Source: an optimization exercise on an open RTL-to-GDS flow (aim: small area, a short achievable clock period and few clock cycles). Production flows keep margins and buffers that such runs may drop. Function was checked by simulation only, so behaviour that the tests miss may differ from the original. Power figures rest on the tool's default switching activity, not on a simulated workload.

Fig. 1: local utilization
Bar = 200 um. The die is cut into 25 by 25 equal tiles; dark purple is low, yellow is high, 0 to 100% covered.
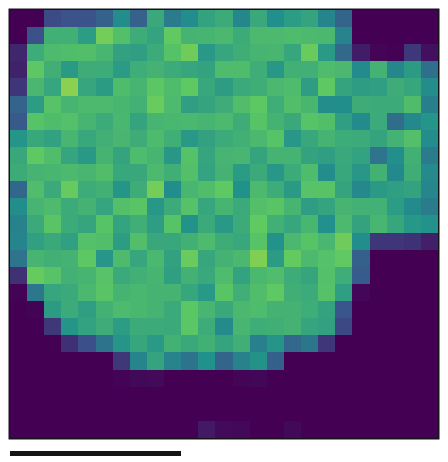
Fig. 2: clock wires, drivers and flops
Bar = 200 um.
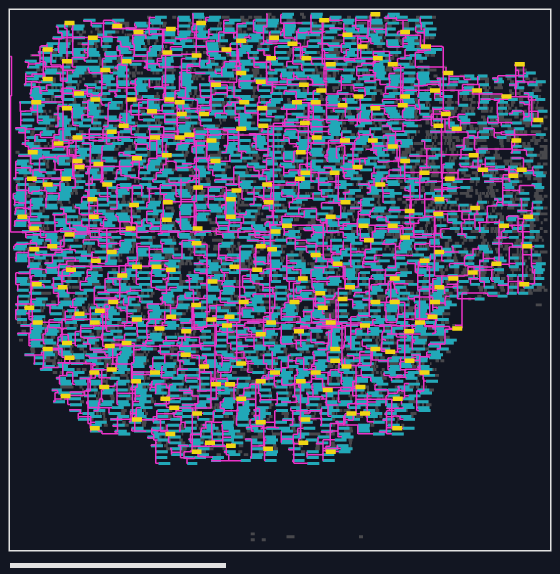
Fig. 3: routed metal, one color a layer
Bar = 200 um. Only two layers are drawn.
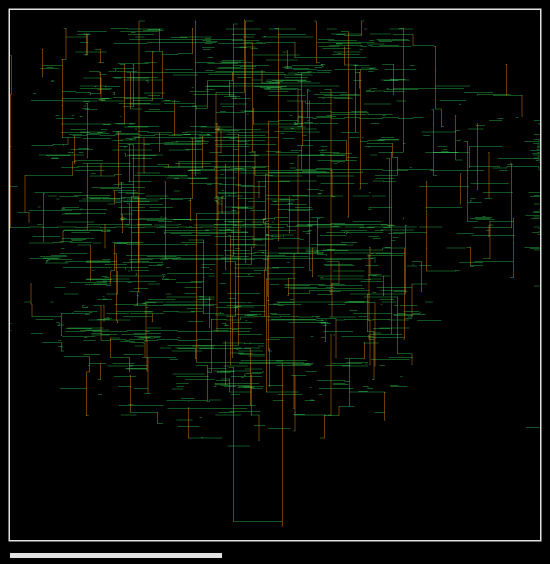
Fig. 4: routed metal per tile
Bar = 200 um. The die is cut into 25 by 25 equal tiles; dark purple is low, yellow is high, scaled to the fullest tile. Values are wire area over tile area, all layers added.
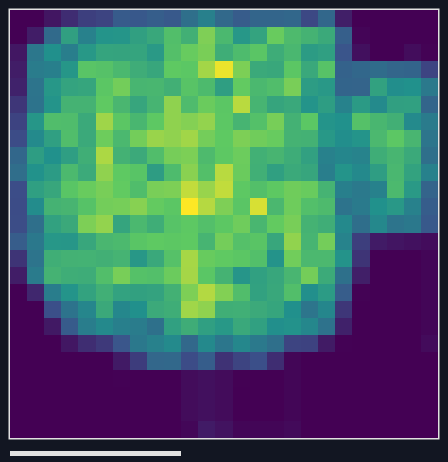
<file path="design/flow/constraint.sdc">
create_clock -name core_clock -period 10.0 [get_ports {HCLK}]
set_input_delay 2.0000 -clock core_clock [delete_from_list [all_inputs] [get_ports {HCLK}]]
set_output_delay 2.0000 -clock core_clock [all_outputs]
set_load 0.01 [all_outputs]
</file>
<file path="design/flow/design.v">
module flash_ctrl_eb #(parameter LW = 256) (
    input  wire             clk,
    input  wire             rst_n,
    input  wire             start,
    output wire             done,
    input  wire [23:0]      A,
    output wire [LW-1:0]    D,
    output wire             csn,
    output wire             sck,
    output wire [3:0]       doe,
    output wire [3:0]       dout,
    input  wire [3:0]       di
);
    localparam ENDCNT = 80 + LW/2;
    localparam CNTRW = $clog2(80+LW/2);
    wire trans_off = (bit_cntr == 'd8) | (bit_cntr == 'd18) | (cntr == ENDCNT);
    wire trans_on = (start) | (cntr == 'd19) | (cntr == 'd39);
    reg run;
    always@(posedge clk, negedge rst_n)
        if(!rst_n)
            run <= 1'b0;
        else if(start)
            run <= 1'b1;
        else if(done)
            run <= 1'b0;
    reg first;
    always@(posedge clk, negedge rst_n)
        if(!rst_n)
            first <= 1'b1;
        else if(bit_cntr == 'd40) 
            first <= 1'b0;
    reg csn_reg;
    assign csn = csn_reg;
    always@(posedge clk, negedge rst_n)
        if(!rst_n)
            csn_reg <= 'b1;
        else if(trans_on)
            csn_reg <= 1'b0;
        else if(trans_off)
            csn_reg <= 1'b1;
    reg [CNTRW-1:0] cntr;
    wire [CNTRW-2:0] bit_cntr = cntr [CNTRW-1:1];
    always@(posedge clk, negedge rst_n)
        if(!rst_n)
            cntr <= 'b0;
        else if(start & first)
            cntr <= 'b0;
        else if(start & ~first)
            cntr <= 'd56;
        else if(run)
            cntr <= cntr + 'b1;
    reg [3:0] do_reg;
    always @* begin
        case(bit_cntr)
            6'd0  : do_reg = 4'b0000;
            6'd1  : do_reg = 4'b0001;
            6'd2  : do_reg = 4'b0001;
            6'd3  : do_reg = 4'b0000;
            6'd4  : do_reg = 4'b0000;
            6'd5  : do_reg = 4'b0001;
            6'd6  : do_reg = 4'b0001;
            6'd7  : do_reg = 4'b0000;
            6'd10 : do_reg = 4'b0001;
            6'd11 : do_reg = 4'b0000;
            6'd12 : do_reg = 4'b0000;
            6'd13 : do_reg = 4'b0001;
            6'd14 : do_reg = 4'b0001;
            6'd15 : do_reg = 4'b0000;
            6'd16 : do_reg = 4'b0000;
            6'd17 : do_reg = 4'b0001;
            6'd20 : do_reg = 4'b0001;
            6'd21 : do_reg = 4'b0001;
            6'd22 : do_reg = 4'b0001;
            6'd23 : do_reg = 4'b0000;
            6'd24 : do_reg = 4'b0001;
            6'd25 : do_reg = 4'b0000;
            6'd26 : do_reg = 4'b0001;
            6'd27 : do_reg = 4'b0001;
            6'd28 : do_reg = A[23:20];
            6'd29 : do_reg = A[19:16];
            6'd30 : do_reg = A[15:12];
            6'd31 : do_reg = A[11:8];
            6'd32 : do_reg = A[7:4];
            6'd33 : do_reg = A[3:0];
            6'd34 : do_reg = 4'b1010;
            6'd35 : do_reg = 4'b0000;
            6'd36 : do_reg = 4'b0000;
            6'd37 : do_reg = 4'b0000;
            6'd38 : do_reg = 4'b0000;
            6'd39 : do_reg = 4'b0000;
            default: do_reg = 0;
        endcase
    end
    assign dout = do_reg;
    assign doe = (bit_cntr > 39) ? 4'h0 : 4'hF;
    reg [LW-1:0] data;
    reg [7:0] dbyte;
    always@(posedge clk, negedge rst_n)
        if(!rst_n)
            dbyte <= 'b0;
        else
            if(bit_cntr > 39)
                case (bit_cntr[0])
                    0: dbyte[7:4] <= di;
                    1: dbyte[3:0] <= di;
                endcase
    always@(posedge clk, negedge rst_n)
        if(!rst_n)
            data <= 'b0;
        else if(cntr > 80)
            if(cntr[1:0] == 2'b0)
                data <= {dbyte, data[LW-1:8]};
    reg sck_reg;
    always@(posedge clk, negedge rst_n)
        if(!rst_n)
            sck_reg <= 1'b0;
        else if(trans_off)
            sck_reg <= 1'b0;
        else if(~csn)
            sck_reg <= ~sck_reg;
    assign sck = sck_reg;
    assign done = run & (cntr > ENDCNT);  
    assign D = data;
endmodule
module ro_dmc #(parameter LW=32*16, NL=64) (
    input   wire            clk,
    input   wire            rst_n,
    input   wire            cpu_rd,
    input   wire [31:0]     cpu_aaddr,
    input   wire [31:0]     cpu_daddr,
    output  wire            cpu_hit,
    output  wire [31:0]     cpu_data,
    input   wire [LW-1:0]   m_data,
    output  wire [32:0]     m_addr,
    output  wire            m_start,
    input   wire            m_done
);
    localparam      LWB = LW/8;
    localparam      LFW = $clog2(NL);
    localparam      OFW = $clog2(LWB);
    localparam      TFW = 32 - LFW - OFW;
    localparam      OFS = 0;
    localparam      LFS = $clog2(LWB);
    localparam      TFS = LFW + OFW;
    localparam      OFE = $clog2(LWB) - 1;
    localparam      LFE = OFE + LFW;
    localparam      TFE = 31;
    reg[LW-1:0]     DATA[NL-1:0];
    reg[TFW-1:0]    TAG[NL-1:0];
    reg             VALID[NL-1:0];
    wire [LFW-1:0]  dline_no= cpu_daddr[LFE:LFS];
    wire [LFW-1:0]  line_no = cpu_aaddr[LFE:LFS];
    wire [TFW-1:0]  tag     = cpu_daddr[TFE:TFS];
    wire [TFW-1:0]  atag    = cpu_aaddr[TFE:TFS];
    wire [OFW-1:0]  off     = cpu_daddr[OFW-1:0];
    wire ahit   =   (TAG[line_no] == atag) & (VALID[line_no] == 1'b1);
    wire dhit   =   (TAG[dline_no] == tag) & (VALID[dline_no] == 1'b1); 
    integer i;
    always@(posedge clk, negedge rst_n)
        if(!rst_n)
            for(i=0; i<NL; i=i+1) begin
                VALID[i] <= 'b0;
                TAG[i] <= 'b0;
            end
        else if(m_done) begin
            DATA[dline_no] <= m_data;
            VALID[dline_no] <= 'b1;
            TAG[dline_no] <= tag;
        end
    assign cpu_hit = cpu_rd ? ahit : dhit;
    assign m_start = cpu_rd & ~ahit;
    assign m_addr = cpu_aaddr;
    localparam NW = LW/32;
    wire [31:0] words [NW-1:0];
    wire [LW-1:0] data = DATA[dline_no];
    wire [OFW-3:0] woff = off[OFW-1:2];
    generate
        genvar gi;
        for(gi=0; gi<NW; gi=gi+1)
            assign words[gi] = data[gi*32+31:gi*32];
    endgenerate
    assign cpu_data = words[woff];
endmodule
module ahbl_flash_ctrl_eb_cache #(parameter LW=32*8, NL=8) (
    input   wire                HCLK,
    input   wire                HRESETn,
    input   wire                HSEL,
    input   wire [31:0]         HADDR,
    input   wire [1:0]          HTRANS,
    input   wire                HWRITE,
    input   wire                HREADY,
    output  wire                HREADYOUT,
    output  wire [31:0]         HRDATA,
    output wire                 csn,
    output wire                 sck,
    output wire [3:0]           doe,
    output wire [3:0]           dout,
    input  wire [3:0]           di
);
    reg             last_HSEL;
    reg [31:0]      last_HADDR;
    reg             last_HWRITE;
    reg [1:0]       last_HTRANS;
    reg             last_valid;
    wire            valid = HSEL & HTRANS[1] & HREADY;
    wire            cpu_hit;
    wire [31:0]     cpu_data;
    wire [LW-1:0]   D;
    wire [31:0]     m_data;
    wire            m_start;
    always@ (posedge HCLK or negedge HRESETn)
        if(~HRESETn) begin
            last_HSEL   <= 'b0;
            last_HADDR  <= 'b0;
            last_HWRITE <= 'b0;
            last_HTRANS <= 'b0;
            last_valid  <= 'b0;
        end
        else if(HREADY) begin
            last_HSEL   <= HSEL;
            last_HADDR  <= HADDR;
            last_HWRITE <= HWRITE;
            last_HTRANS <= HTRANS;
            last_valid  <= valid;
        end
    localparam [23:0] LMASK = ~(LW/8 - 1);
    reg         start;
    wire        done;
    flash_ctrl_eb #(.LW(LW)) flash_ctrl (
        .clk(HCLK),
        .rst_n(HRESETn),
        .start(m_start),
        .done(done),
        .A(last_HADDR[23:0] & LMASK),
        .D(D),
        .csn(csn),
        .sck(sck),
        .doe(doe),
        .dout(dout),
        .di(di)
    );
    ro_dmc #(.LW(LW), .NL(NL)) cache (
        .clk(HCLK),
        .rst_n(HRESETn),
        .cpu_rd(valid),
        .cpu_aaddr(HADDR),
        .cpu_daddr(last_HADDR),
        .cpu_hit(cpu_hit),
        .cpu_data(HRDATA),
        .m_data(D),
        .m_start(m_start),
        .m_done(done)
    );
    always@ (posedge HCLK or negedge HRESETn) 
        if(~HRESETn) start <= 1'b0;
        else if(valid & ~cpu_hit) start <= 'b1;
        else start <= 'b0;
    reg hready;
    always@ (posedge HCLK or negedge HRESETn) 
        if(~HRESETn) hready <= 1'b1;
        else if(valid & ~cpu_hit)  hready <= 'b0;
        else if(done & ~start)   hready <= 1'b1;
    assign HREADYOUT = hready;
endmodule
</file>
<file path="design/flow/config.mk">
export PLATFORM = sky130hd
export DESIGN_NAME = ahbl_flash_ctrl_eb_cache
export DESIGN_NICKNAME = ahbl_flash_ctrl_eb_cache
export VERILOG_FILES = /design/flow/design.v
export SDC_FILE = /design/flow/constraint.sdc
export NUM_CORES = 4
export LEC_CHECK = 0
export CAP_MARGIN = 20
export CORE_MARGIN = 2
export CORE_UTILIZATION = 40
export SLEW_MARGIN = 20
</file>
<file path="design/flow/run.sh">
#!/bin/bash
# synth_recipe.tcl (not shown) runs the flow's synth.tcl, then flattens the netlist and writes it again
# the make line also repeats each setting of config.mk as NAME=value (left out here)
make -C /OpenROAD-flow-scripts/flow DESIGN_CONFIG=/design/flow/config.mk WORK_HOME=/design/flow/orfs CLKGATE_MAP_FILE= SYNTH_SCRIPT=/design/flow/synth_recipe.tcl finish
</file>
==> flow_metrics.py <==
metrics = {
    "status": {
        "status": "finished clean",
    },
    "global_route": {
        "grt-ovfl-total": 0,
        "grt_max_degree": 129,
        "use_met2_pct": 37.33,
        "grt_pass1_wl_um": 416100,
        "use_met3_pct": 3.716,
        "top_usage_layer": "met2",
        "use_met1_pct": 31.62,
        "first_global_vias": 56048,
        "antenna_found_initial": 11,
    },
    "floorplanning": {
        "rows": 182,
        "dieHeight_um": 500.4,
        "pin_count": 86,
        "start_util_pct": 40.15,
        "dieWidth_um": 500.4,
        "die_area_mm2": 0.2504,
        "coreArea_mm2": 0.2455,
    },
    "logic_synthesis": {
        "synthTopCellsByArea": "edfxtp_1 (62%), dfrtp_1 (13%), mux2_2 (6.7%)",
        "synth_common_cells": "edfxtp_1 (2,048), mux2_2 (588), dfrtp_1 (505)",
        "synth_top_family_by_area": "multiplexers",
        "synth_edf_count": 2048,
        "synth-adder-area-share_pct": 0.02539,
        "synth-simple-area-share_pct": 3.294,
        "syn_nets": 5956,
        "postSynthAreaPerCell_um2": 16.67,
        "ys_seq_area_share_pct": 75.30,
        "synth-seq-cells": 2556,
        "synthFlopType": "edfxtp_1",
        "synthXorXnorAreaFrac_pct": 0.1688,
        "netlist_instances": 5911,
        "ys_async_sr_fraction_pct": 19.87,
        "post_synth_instance_area_mm2": 0.09856,
        "netlist.area_leader.share_pct": 62.40,
        "ys_types": 74,
        "synth-compound-area-share_pct": 9.133,
        "synthMuxAreaShare_pct": 10.34,
        "yosysMostFrequentCell": "edfxtp_1",
        "ys_warn_count": 6,
        "synth_top_area_cell": "edfxtp_1",
    },
    "cells_and_area": {
        "nets": 6049,
        "finalInstanceArea_mm2": 0.1117,
        "layout_commonest_cell": "edfxtp_1",
        "area_delta_synth_final_pct": 13.38,
        "largestRegisters": "cache.DATA (2048), flash_ctrl.data (256), cache.TAG (192)",
        "drive_gt1_share_pct": 19.92,
        "layout_common_cells": "edfxtp_1 (2,048), mux2_2 (588), dfrtp_1 (499)",
        "fin_cells": 9445,
        "multi_input_area_mm2": 0.02288,
        "nFillCells": 21015,
        "register_area_mm2": 0.07424,
        "largest_register_ffs": 2048,
        "regMostFlops": "cache.DATA",
        "utilization_pct": 45.52,
    },
    "detailed_routing": {
        "drcViolationCount": 0,
        "drtPass1Iterations": 5,
        "drtAntennaViolNets": 0,
        "via_per_inst": 6.032,
        "drt_iter0_drc": 6292,
    },
    "setup_path": {
        "crit_arrival_ps": 6020,
        "cp_slowest_cell": "nand2_4",
        "critPathBufInv": 3,
        "crit_fanout": 41,
        "cpLargestDelayFamily": "buffers and inverters",
        "path_cells": "clkinv_2 > nand2_4 > buf_4 > a2111oi_0 > o22ai_1 > clkdlybuf4s50_1",
        "cp-end-kind": "output pin",
        "critPathKind": "reg2out",
        "cp-start-kind": "register",
        "required_ps": 8000,
        "slowest_delay_ps": 1030,
    },
    "clocking": {
        "hold_buffers": 0,
        "cts.reportedPaths.clkPinSlew_ps": 60,
        "cts_tree": "done",
        "htree_num_levels": 4,
        "worstSkewPairLatency_ps": 880,
        "postCtsSetupBuffers": 0,
        "cts_buffers": 240,
        "clockBufferDepth": 3,
        "cts_resized": 0,
        "cts-root-buf": "clkbuf_16",
        "cts.sinks": 2556,
    },
    "power_and_ir_drop": {
        "comb-power_w": 0.00250,
        "p_seq_share_pct": 51.6,
        "vdd_drop_max_uv": 157.2,
        "leakage_nw": 37.04,
        "p_int_w": 0.01836,
        "comb_power_share_pct": 10.2,
        "seq_cell_power_w": 0.0127,
        "finalPower_w": 0.02459,
        "switching_power_w": 0.006228,
        "power-top-group": "registers",
        "powerDensity_mw_per_mm2": 220.1,
        "p_clk_share_pct": 38.2,
        "p_clk_w": 0.00939,
        "swShare_pct": 25.33,
    },
    "sta": {
        "slew_viol_final": 0,
        "worst_pin_slew_ps": 1174,
        "relSlewSlack_pct": 21.71,
        "worst_slack_ps": 1982,
        "setup_violations": 0,
        "fmax_ghz": 0.1247,
        "period_minus_slack_ps": 8018,
        "hold-worst-slack_ps": 464.4,
        "period_share_pct": 80.18,
        "hold_viol_final": 0,
        "finClkSkew_ps": 60.31,
        "rsz0062_at_grt": "false",
        "fin_setup_tns_ps": 0,
    },
    "run": {
        "cap_violations": 0,
    },
    "placement": {
        "placed_cells_incl_taps": 8982,
        "post-place-ws_ps": 2965,
        "dp_hpwl_um": 156200,
        "io_buffers": 81,
        "placed_area_mm2": 0.1036,
        "gp_congestion": 0.7955,
    },
    "worst_hold_path": {
        "holdCritPathClass": "reg2reg",
    },
}
Testbench counts, summed over its fixed seeds: cycles 162,132.
Notes on Fig. 1 above:
tiles over 75% full = 2.9%
mean over tiles = 43%
nearly empty tiles = 26%
fullest tile = 82%

Notes on Fig. 2 above:
yellow -> clock drivers  # count 240
cyan -> flip-flops  # count 2,556
magenta -> clock wires  # length 28.3 mm
flops lie = widely spread
routed clock nets = 241

Notes on Fig. 3 above:
green -> metal 3  # wire length 23.3 mm
orange -> metal 4  # wire length 9,220 um
WL per Instance: 30.81 um
Total Wirelength: 291,000 um
Tot GR Track Use: 22.90%
Vias: 56,973

Notes on Fig. 4 above:
emptiest ninth of the die = south-east
fullest tile = 0.46
tiles over half the peak = 49%
mean over tiles = 0.19

-- final timing paths --
path / startpoint / end / slack [ps] / cells past startpoint
worst max register to register: flash_ctrl.cntr[2]$_DFFE_PN0P_ / cache.DATA[7][140]$_DFFE_PP_ / 4810 / 8
max in group asynchronous: HRESETn / last_HADDR[4]$_DFFE_PN0P_ / 6670 / 3
worst min register to register: cache.VALID[4]$_DFFE_PN0P_ / cache.VALID[4]$_DFFE_PN0P_ / 460 / 1
min in group asynchronous: HRESETn / cache.TAG[7][21]$_DFFE_PN0P_ / 1080 / 1
worst max-delay path: last_HADDR[7]$_DFFE_PN0P_ / HRDATA[12] / 1980 / 6
worst min-delay path: cache.VALID[4]$_DFFE_PN0P_ / cache.VALID[4]$_DFFE_PN0P_ / 460 / 1
-- final cells by class --
class,count,area share [%]
Sequential cell,2556,66.44
Multi-Input combinational cell,2936,20.48
Clock buffer,332,5.963
Tap cell,3220,3.606
Timing Repair Buffer,241,2.059
Clock inverter,127,1.347
Inverter,29,0.1030
Antenna cell,4,0.008958
-- routing by layer --
layer  wire, um  vias up
li1           -    23620
met1     120000    30322
met2     138500     2582
met3      23250      445
met4       9216        4
met5         23        -

==> afterwards: timing with drivers on the ports <==
No port has a modelled driver above. Below, the same layout with a new extraction and two added sets of constraints. Step 1, drivers: a clkbuf_16 drives HCLK and a buf_2 each remaining input, both assumed. Step 2 moves the port delays by t, midway between the first and last clock arrival at a register: inputs arrive t later, outputs are due t later. That takes back most of the time a late clock gives input paths. a / b / c = ideal / step 1 / step 2; a / b = the first two.
shift t [ns]: 0.949
setup WS [ns]: 1.982 / 1.898 / 2.847
worst hold slack (ns): 0.464 / 0.464 / 0.464
worst setup path at the end: register to output
clock arrival spread, ns: 0.081 / 0.081
After both steps setup and hold are still met in this run. For this run, drivers alone change the setup slack by -0.084 ns; drivers and shift together by +0.865 ns.
